Source: an optimization exercise on an open RTL-to-GDS flow (aim: small area and a short achievable clock period). Production flows keep margins and buffers that such runs may drop. RTL that was checked went through simulation tests only; none was proved equivalent to the original. The series may have gaps, and a smaller design here may also do less where the tests do not look. The RTL of run 2 was laid out without a check of its function.

**Run 1: routed metal, one color a layer**

Two of the layers only.
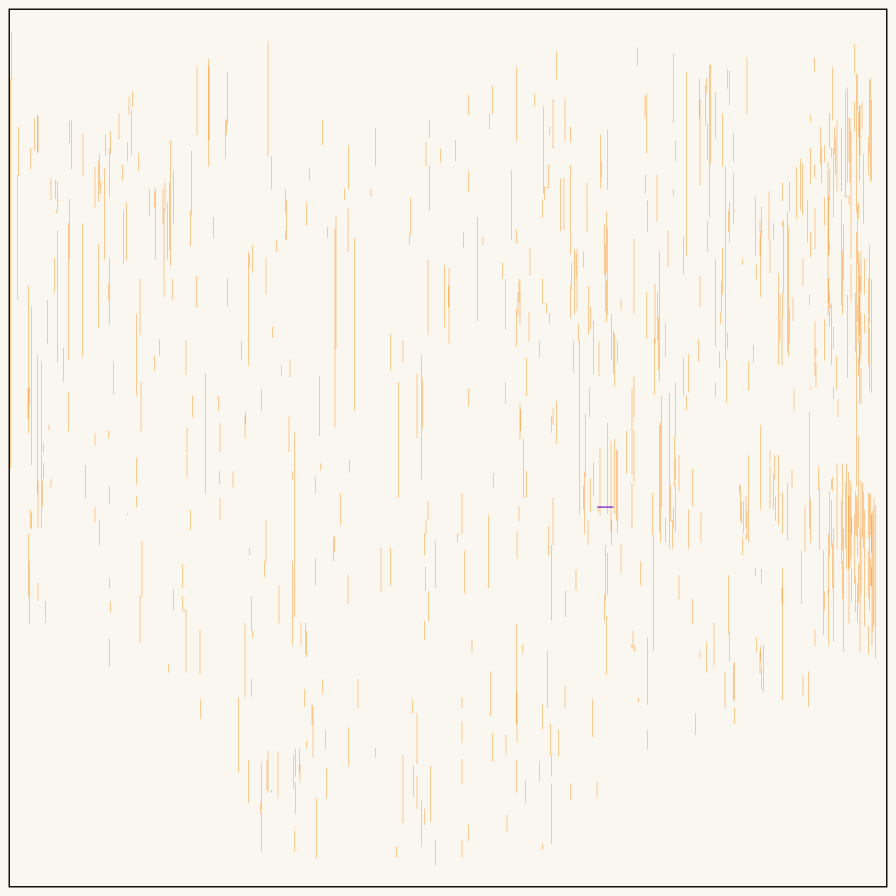
**Run 1: power grid**

Pins as bars on the die edge. Tap cells in gray.
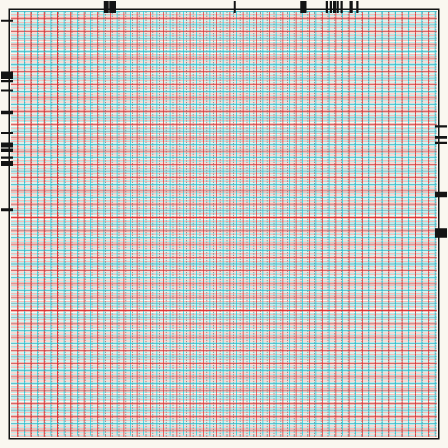
**Run 1: wires after detailed routing**

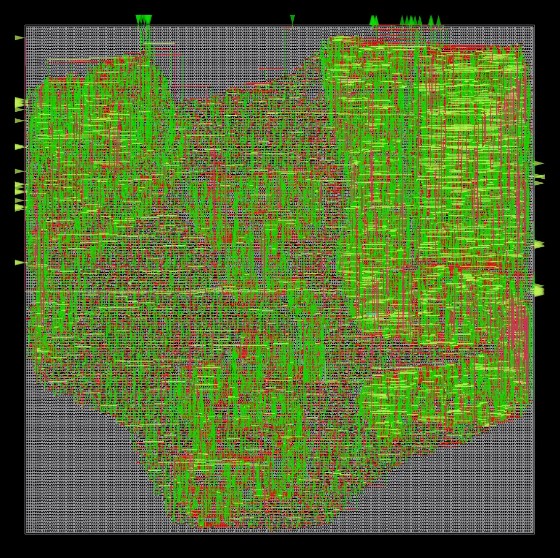
==> flow/design.v <==
`timescale 1ns / 1ps
module dff(clk,rst,d,q);
  input clk;
  input rst;
  input  d;
  output reg q;
  always @(posedge clk or posedge rst) 
    begin
      if(rst) 
	q <= 0;
      else
	q <= d;
    end
  endmodule
`timescale 1ns / 1ps
module fifo(
  input clk,
  input rst,
  input [31:0] data_in,
  input rd_en,
  input wr_en,
  output reg [31:0] data_out,
  output full,
  output empty);
  reg [4:0] rd_ptr,wr_ptr;
  reg [5:0] status_cnt;
  reg [31:0] mem [0:31];
  assign full = (status_cnt == 6'd32);
  assign empty = (status_cnt == 6'd0);
  always @(posedge clk or posedge rst)
    begin 
      if (rst)
	wr_ptr <= 5'd0;
      else if (wr_en)
	wr_ptr <= wr_ptr+5'd1;
    end
  always @(posedge clk or posedge rst)
    begin 
      if (rst)
	rd_ptr <= 5'd0;
      else if (rd_en)
	rd_ptr <= rd_ptr+5'd1;
    end
  always @(*)
    begin 
      data_out = mem[rd_ptr];
    end
  always @(posedge clk or posedge rst)
    begin 
      if (rst)
	begin
	  mem[0] <= 32'd0;mem[8] <= 32'd0;mem[16] <= 32'd0;mem[24] <= 32'd0;
	  mem[1] <= 32'd0;mem[9] <= 32'd0;mem[17] <= 32'd0;mem[25] <= 32'd0;
	  mem[2] <= 32'd0;mem[10] <= 32'd0;mem[18] <= 32'd0;mem[26] <= 32'd0;
	  mem[3] <= 32'd0;mem[11] <= 32'd0;mem[19] <= 32'd0;mem[27] <= 32'd0;
	  mem[4] <= 32'd0;mem[12] <= 32'd0;mem[20] <= 32'd0;mem[28] <= 32'd0;
	  mem[5] <= 32'd0;mem[13] <= 32'd0;mem[21] <= 32'd0;mem[29] <= 32'd0;
	  mem[6] <= 32'd0;mem[14] <= 32'd0;mem[22] <= 32'd0;mem[30] <= 32'd0;
	  mem[7] <= 32'd0;mem[15] <= 32'd0;mem[23] <= 32'd0;mem[31] <= 32'd0;
	end
      else if (wr_en)
	mem[wr_ptr] <= data_in;
    end
  always @(posedge clk or posedge rst)
    begin 
      if (rst)
	status_cnt <= 6'd0;
      else if (!rd_en && !wr_en) status_cnt <= status_cnt;
      else if (!rd_en &&  wr_en) status_cnt <= status_cnt+6'd1;
      else if (rd_en && !wr_en) status_cnt <= status_cnt-6'd1;
      else status_cnt <= status_cnt;
    end
endmodule
`timescale 1ns / 1ps
module DW_div_pipe (clk,rst_n,en,a,b,quotient,remainder,divide_by_0);
   parameter a_width = 8;
   parameter b_width = 8;
   parameter tc_mode = 0;
   parameter rem_mode = 1;
   parameter num_stages = 8;
   parameter stall_mode = 1;
   parameter rst_mode = 1;
   parameter op_iso_mode = 0;
   input clk;
   input rst_n;
   input [a_width-1 : 0] a;
   input [b_width-1 : 0] b;
   input en;
   output [a_width-1 : 0] quotient;
   output [b_width-1 : 0] remainder;
   output 		divide_by_0;
   localparam D = num_stages-1;
   reg [a_width*D-1 : 0] a_pipe;
   reg [b_width*D-1 : 0] b_pipe;
   always @(posedge clk or negedge rst_n)
      begin
	 if (!rst_n) begin
	    a_pipe <= {a_width*D{1'b0}};
	    b_pipe <= {b_width*D{1'b0}};
	 end
	 else if (en) begin
	    if (D > 1) begin
	       a_pipe <= {a_pipe[a_width*(D-1)-1 : 0], a};
	       b_pipe <= {b_pipe[b_width*(D-1)-1 : 0], b};
	    end
	    else begin
	       a_pipe <= a;
	       b_pipe <= b;
	    end
	 end
      end
   DW_div #(a_width, b_width, tc_mode, rem_mode)
      U1 (.a(a_pipe[a_width*D-1 : a_width*(D-1)]),
	  .b(b_pipe[b_width*D-1 : b_width*(D-1)]),
	  .quotient(quotient),
	  .remainder(remainder),
	  .divide_by_0(divide_by_0));
endmodule
module DW_div (a, b, quotient, remainder, divide_by_0);
  parameter a_width  = 8;
  parameter b_width  = 8;
  parameter tc_mode  = 0;
  parameter rem_mode = 1;
  input  [a_width-1 : 0] a;
  input  [b_width-1 : 0] b;
  output [a_width-1 : 0] quotient;
  output [b_width-1 : 0] remainder;
  output 		 divide_by_0;
  reg [a_width-1 : 0] q;
  reg [b_width : 0]   r;
  integer i;
  always @(*)
    begin
      r = {(b_width+1){1'b0}};
      q = {a_width{1'b0}};
      for (i = a_width-1; i >= 0; i = i-1) begin
	r = {r[b_width-1:0], a[i]};
	if (r >= {1'b0, b}) begin
	  r = r - {1'b0, b};
	  q[i] = 1'b1;
	end
      end
    end
  assign quotient = q;
  assign remainder = r[b_width-1:0];
  assign divide_by_0 = (b == {b_width{1'b0}});
endmodule
`timescale 1ns / 1ps
module DW_sqrt_pipe (clk,rst_n,en,a,root);
   parameter width = 8;
   parameter tc_mode = 0;
   parameter num_stages = 2;
   parameter stall_mode = 1;
   parameter rst_mode = 1;
   parameter op_iso_mode = 0;
   input clk;
   input rst_n;
   input [width-1 : 0] a;
   input en;
   output [((width+1)/2)-1 : 0] root;
   localparam D = num_stages-1;
   reg [width*D-1 : 0] a_pipe;
   always @(posedge clk or negedge rst_n)
      begin
	 if (!rst_n)
	    a_pipe <= {width*D{1'b0}};
	 else if (en) begin
	    if (D > 1)
	       a_pipe <= {a_pipe[width*(D-1)-1 : 0], a};
	    else
	       a_pipe <= a;
	 end
      end
    DW_sqrt #(width,0) U1 (.a(a_pipe[width*D-1 : width*(D-1)]),.root(root));
endmodule
module DW_sqrt (a, root);
  parameter width   = 8;
  parameter tc_mode = 0;
  localparam H = (width+1)/2;
  input  [width-1 : 0] a;
  output [H-1 : 0]     root;
  wire [2*H-1 : 0] ae = a;
  reg  [H-1 : 0]   q;
  reg  [H+1 : 0]   r;
  reg  [H+1 : 0]   t;
  integer i;
  always @(*)
    begin
      r = {(H+2){1'b0}};
      q = {H{1'b0}};
      for (i = H-1; i >= 0; i = i-1) begin
	r = {r[H-1:0], ae[2*i+1], ae[2*i]};
	t = {q, 2'b01};
	if (r >= t) begin
	  r = r - t;
	  q = {q[H-2:0], 1'b1};
	end
	else
	  q = {q[H-2:0], 1'b0};
      end
    end
  assign root = q;
endmodule
`timescale 1ns / 1ps
module rms(input clk, input rst, input pushin, input [1:0] cmdin, input signed [31:0] Xin, input pullout, output stopout, output [31:0] Xout);
  reg [1:0] cmd_q;
  reg pushin_q,pullout_q;
  reg signed [31:0] Xin_q;
  reg [9:0] n_d,n_q;
  reg [71:0] sum_d,sum_q;
  reg div_en_d,div_en_q;
  reg [1:0] cmd_q1,cmd_q2;
  reg pushin_q1,pushin_q2;
  reg [9:0] n_d1,n_q1;
  reg [71:0] sum_d1,sum_q1;
  wire fifo_full,fifo_empty;
  wire fifo_wr_en,fifo_rd_en;
  wire div_en;
  wire [71:0] dividend;
  wire [9:0] divisor;
  wire mux_sel;
  wire [71:0] div_res;
  wire [31:0] rms_value;
  reg signed [63:0] temp_d,temp_q;
  always @(posedge clk or posedge rst)
    begin 
      if (rst)
	begin
	  cmd_q <= 2'b00;
	  pushin_q <= 0;
	  pullout_q <= 0;
	  Xin_q <= 32'd0;
	end
      else
	begin
	  cmd_q <= cmdin;
	  pushin_q <= pushin;
	  pullout_q <= pullout;
	  Xin_q <= Xin;
	end
    end
  always @(posedge clk or posedge rst)
    begin 
      if (rst)
	begin
	  cmd_q1 <= 2'b00;
	  cmd_q2 <= 2'b00;
	  div_en_q <= 0;
	  sum_q <= 72'd0;
	  n_q <= 10'd0;
	  sum_q1 <= 72'd0;
	  n_q1 <= 10'd0;
	  pushin_q1 <= 0;
	  pushin_q2 <= 0;
	  temp_q <= 0;
	end
      else 
        begin
	  cmd_q1 <= cmd_q;
	  cmd_q2 <= cmd_q1;
	  div_en_q <= div_en_d;
	  sum_q <= sum_d;
	  n_q <= n_d;
	  sum_q1 <= sum_d1;
	  n_q1 <= n_d1;
	  pushin_q1 <= pushin_q;
	  pushin_q2 <= pushin_q1;
	  temp_q <= temp_d;
        end
    end
  always @(*)
    begin
      sum_d = sum_q;
      n_d = n_q;
      div_en_d = div_en_q;
      sum_d1 = sum_q1;
      n_d1 = n_q1;
      temp_d = temp_q;
      if(pushin_q)
	  temp_d = Xin_q * Xin_q;   
      if(pushin_q1 && cmd_q1 == 2'b00)   
	  begin
	    sum_d = sum_q + temp_q;
	    n_d = n_q + 10'd1;
	    div_en_d = 0;
	  end
      else if(pushin_q1 && cmd_q1 == 2'b01)  
	begin
	  sum_d = sum_q - temp_q;
	  n_d = n_q - 10'd1;
	  div_en_d = 0;
	end
      else if(pushin_q1 && cmd_q1 == 2'b10)  
	begin
	  sum_d = sum_q + temp_q;
	  n_d = n_q + 10'd1;
	  div_en_d = 1;
	end
      else if(pushin_q1 && cmd_q1 == 2'b11)  
	begin
	  sum_d1 = sum_q + temp_q;
	  n_d1 = n_q + 10'd1;
	  div_en_d = 1;
	  sum_d = 72'd0;
	  n_d= 10'd0;
	end
    end
  assign mux_sel = cmd_q2[1] & cmd_q2[0]; 
  assign dividend = mux_sel ? sum_q1 : sum_q;
  assign divisor = mux_sel ? n_q1 : n_q;
  wire [69:0] datain;
  assign datain[0] = div_en;
  genvar j;
  generate
    for(j=1; j<70; j=j+1) begin : test1
      dff u2_dff (.clk(clk),.rst(rst),.d(datain[j-1]),.q(datain[j]));
    end
  endgenerate
  DW_div_pipe #(72,10,0,1,37,1,1,0) u1_DW_div_pipe (.clk(clk),.rst_n(~rst),.en(1'b1),.a(dividend),.b(divisor),.quotient(div_res),.remainder(),.divide_by_0());
  DW_sqrt_pipe #(64,0,33,1,1,0) u1_DW_sqrt_pipe (.clk(clk),.rst_n(~rst),.en(1'b1),.a(div_res[63:0]),.root(rms_value));
  fifo u1_fifo(.clk(clk),.rst(rst),.data_in(rms_value),.rd_en(fifo_rd_en),.wr_en(fifo_wr_en),.data_out(Xout),.full(fifo_full),.empty(fifo_empty));
  assign fifo_wr_en = (datain[68] && (!fifo_full));
  assign fifo_rd_en = ((pullout == 1'b1 && (!fifo_empty)));
  assign div_en = ((cmd_q2 == 2'b10 || cmd_q2 == 2'b11) && pushin_q2);
  assign stopout = fifo_empty;
endmodule
==> flow/run.sh <==
#!/bin/bash
# synth_recipe.tcl (not shown) runs the flow's synth.tcl, then flattens the netlist and writes it again
# the make line also repeats each setting of config.mk as NAME=value (left out here)
make -C /OpenROAD-flow-scripts/flow DESIGN_CONFIG=/design/flow/config.mk WORK_HOME=/design/flow/orfs CLKGATE_MAP_FILE= SYNTH_SCRIPT=/design/flow/synth_recipe.tcl finish
==> flow/config.mk <==
export PLATFORM = sky130hd
export DESIGN_NAME = rms
export DESIGN_NICKNAME = rms
export VERILOG_FILES = /design/flow/design.v
export SDC_FILE = /design/flow/constraint.sdc
export NUM_CORES = 4
export LEC_CHECK = 0
export CAP_MARGIN = 20
export CORE_MARGIN = 2
export CORE_UTILIZATION = 40
export SLEW_MARGIN = 20
==> flow/constraint.sdc <==
create_clock -name core_clock -period 220.0 [get_ports {clk}]
set_input_delay 44.0000 -clock core_clock [delete_from_list [all_inputs] [get_ports {clk}]]
set_output_delay 44.0000 -clock core_clock [all_outputs]
set_load 0.01 [all_outputs]
==> results.json, run 1 <==
{
  "outcome": "complete, no violations",
  "reg2reg_to": "u1_DW_sqrt_pipe.a_pipe[0]$_DFF_PP0_",
  "synth_seq_cells": 6376,
  "synth-xor-area-share": 0.0386,
  "setup_viol": 0,
  "antenna_found_initial": 13,
  "synth_commonest_cells": "dfrtp_1, nand2_1, o21ai_0",
  "n_all_buffers": 678,
  "synth_edf_count": 0,
  "setup_slack_ns": 18.81,
  "synth.area.mux_share": 0.0228,
  "htree_levels": 6,
  "fin_crit_ns": 201.19,
  "cts_buffers": 634,
  "preCtsSetupSlack_ns": 7.70,
  "synth_top_area_cell": "dfrtp_1",
  "start_util": 0.401,
  "globalplace.congestion": 0.911,
  "path_buf_inv": 77,
  "cts_root_buffer": "clkbuf_16",
  "regMostFlops": "u1_DW_div_pipe.a_pipe",
  "multiInputGateArea_mm2": 0.134,
  "cap_violations": 0,
  "num-nets-final": 30000,
  "mostFrequentLayoutCells": "dfrtp_1, nand2_1, o21ai_0, inv_1, ha_1",
  "clk_latency_ns": 1.14,
  "largest_reg_flops": 2592,
  "worst_setup_path_start_kind": "flip-flop",
  "buf_share": 0.0161,
  "path_clk_slew_ns": 0.06,
  "dp_hpwl_um": 517000,
  "ys_warn_count": 8,
  "num-multi-input-gates": 17700,
  "synth_top_family_by_area": "compound AO/OA/AOI/OAI gates",
  "r2r-start": "u1_DW_div_pipe.b_pipe[351]$_DFF_PP0_",
  "whs_path_depth": 0,
  "post_cts_resized": 0,
  "n_antenna_cell": 9,
  "multi_input_area_share": 0.394,
  "grt_pass1_wl_um": 1210000,
  "max_slew_margin": 0.223,
  "synth_top_area_share": 0.524,
  "clock-sinks": 6376,
  "final_cells": 37900,
  "boundaryPins": 71,
  "finalMaxSlewViolations": 0,
  "post_dp_cell_area_mm2": 0.319,
  "reg.largest.list": "u1_DW_div_pipe.a_pipe: 2592 flops, u1_DW_sqrt_pipe.a_pipe: 2048 flops, u1_fifo.mem: 1024 flops",
  "hold_buffers": 0,
  "syn_area_mm2": 0.304,
  "num_rows": 320,
  "die_area_mm2": 0.768,
  "route.detailed.drc": 0,
  "clkCellAreaFrac": 0.0639
}
Notes on 'routed metal, one color a layer' above:
layer	color	wire length
met5	purple	14.7 um
met4	orange	29.0 mm
Total GRT Usage: 0.198
WL final: 770,000 um
wire length per cell: 20.3 um
via count: 201,000

Notes on 'power grid' above:
net	color
VSS	red
VDD	cyan
met5 straps	64
met4 straps	64

Notes on 'wires after detailed routing' above:
met3 WL: 38,300 um
met2 WL post-DR: 369,000 um
wire length on met1: 333,000 um

## Run 2: large edit since run 1, in outline
flow/design.v: 326 -> 12935 lines; modules unchanged: 0
  rms_fifo: new, 40 lines
  rms: edited, 122 -> 12893 lines
  removed: dff, fifo, DW_div_pipe, DW_div, DW_sqrt_pipe, DW_sqrt
==> module rms_fifo as of run 2 <==
module rms_fifo(input clk, input rst, input we, input [31:0] wdata_n,
                input pullout, output stopout, output reg [31:0] Xout);
  reg [31:0] mem [0:30];
  reg [4:0] wp, rp;
  reg wl, rl;                  
  reg so;                      
  wire empty = (wp == rp) && (wl == rl);
  wire ld = pullout | so;      
  always @(posedge clk)
    if (we) mem[wp] <= wdata_n;
  always @(posedge clk or posedge rst)
    if (rst) begin
      wp <= 5'd0;
      wl <= 1'b0;
    end else if (we) begin
      if (wp == 5'd30) begin
        wp <= 5'd0;
        wl <= ~wl;
      end else
        wp <= wp + 5'd1;
    end
  always @(posedge clk or posedge rst)
    if (rst) begin
      rp <= 5'd0;
      rl <= 1'b0;
      so <= 1'b1;
    end else if (ld) begin
      so <= empty;
      if (!empty) begin
        if (rp == 5'd30) begin
          rp <= 5'd0;
          rl <= ~rl;
        end else
          rp <= rp + 5'd1;
      end
    end
  always @(posedge clk)
    if (ld) Xout <= ~mem[rp];
  assign stopout = so;
endmodule
--- a/flow/config.mk
+++ b/flow/config.mk
@@ -6,4 +6,5 @@
 export NUM_CORES = 4
 export LEC_CHECK = 0
+export ABC_AREA = 1
 export CAP_MARGIN = 20
 export CORE_MARGIN = 2
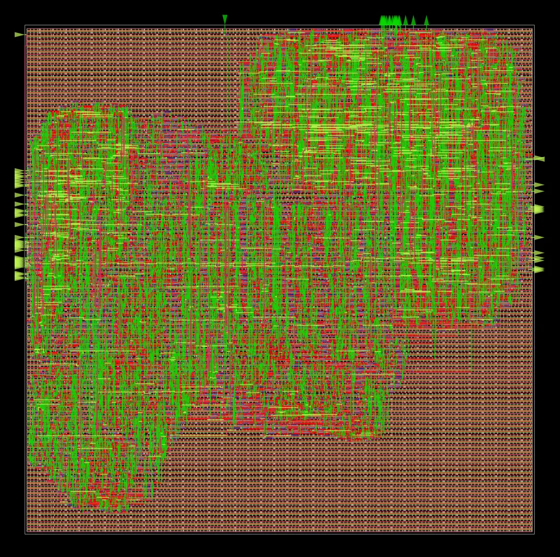
**Above:** run 2 (wires after detailed routing).
WL final: 273,000 um
DR top layer: met4
wire length per cell: 19.0 um
wire length on met1: 112,000 um

==> run 2 against run 1 <==
Effect of this change: global-route usage shrank 0.89 points; die area fell by 62%; synthesized cell count is 61% lower; critical path type is now flip-flop to primary output; critical path depth down 806.
==> results.json, run 2 <==
{
  "num_rows": 196,
  "n_antenna_cell": 1,
  "route.met3.wl_um": 14300,
  "num-multi-input-gates": 6704,
  "outcome": "complete, no violations",
  "cap_violations": 0,
  "post_cts_resized": 0,
  "buf_share": 0.0141,
  "ys_warn_count": 2,
  "finalMaxSlewViolations": 0,
  "vias": 72400,
  "synth_commonest_cells": "nand2_1, fa_1, inv_1",
  "syn_area_mm2": 0.115,
  "reg.largest.list": "u_fifo.mem: 992 flops, S: 72 flops",
  "final_cells": 14400,
  "preCtsSetupSlack_ns": 173.73,
  "regMostFlops": "u_fifo.mem",
  "synth_top_area_cell": "fa_1",
  "clk_latency_ns": 0.95,
  "cts_root_buffer": "clkbuf_16",
  "max_slew_margin": 0.237,
  "grt_usage": 0.189,
  "setup_viol": 0,
  "route.met2.wl_um": 138000,
  "dp_hpwl_um": 191000,
  "multi_input_area_share": 0.460,
  "clkCellAreaFrac": 0.0564,
  "htree_levels": 4,
  "worst_setup_path_start_kind": "flip-flop",
  "reg2reg_to": "p4_w2651$_DFF_P_",
  "boundaryPins": 71,
  "antenna_found_initial": 5,
  "synth_top_family_by_area": "adder cells",
  "globalplace.congestion": 0.874
}
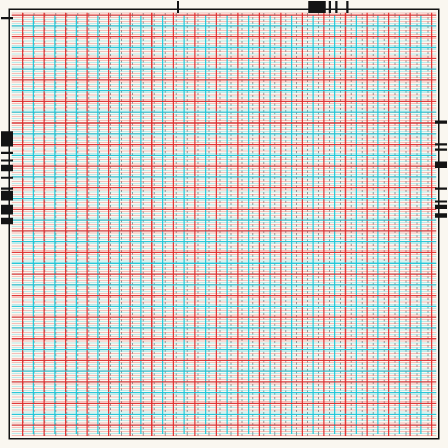
**Above:** run 2 (power grid).
Pins as bars on the die edge. Tap cells in gray.
Die W: 540 um
DIE HEIGHT: 540 um
Core Area: 0.285 mm^2

[re-timing with driven ports]
The results above use ideal ports. As a check the final layouts listed here were re-extracted and re-timed, cells and wires unchanged.
Step 1: set_driving_cell puts a clkbuf_16 on clk and a buf_2 on each other input, an assumption about the parent block.
Step 2 times the ports against the registers' clock, not the clock port: input delays grow and output delays shrink by t, the midpoint of the rising clock arrivals with the driver on.
a / b / c = no drivers / after step 1 / after step 2; a / b = the first two.
| run | t, ns | setup WS [ns] | worst slew at a driven data input, ns |
|---|---|---|---|
| run 1 | 1.196 | 18.806 / 18.806 / 18.806 | 0.05 |
| run 2 | 0.968 | 174.027 / 173.929 / 173.696 | 0.03 |
After both steps every run listed still meets setup and hold. The setup slack of run 2, which loses most, moves by -0.098 ns with the drivers and by -0.331 ns with both steps.
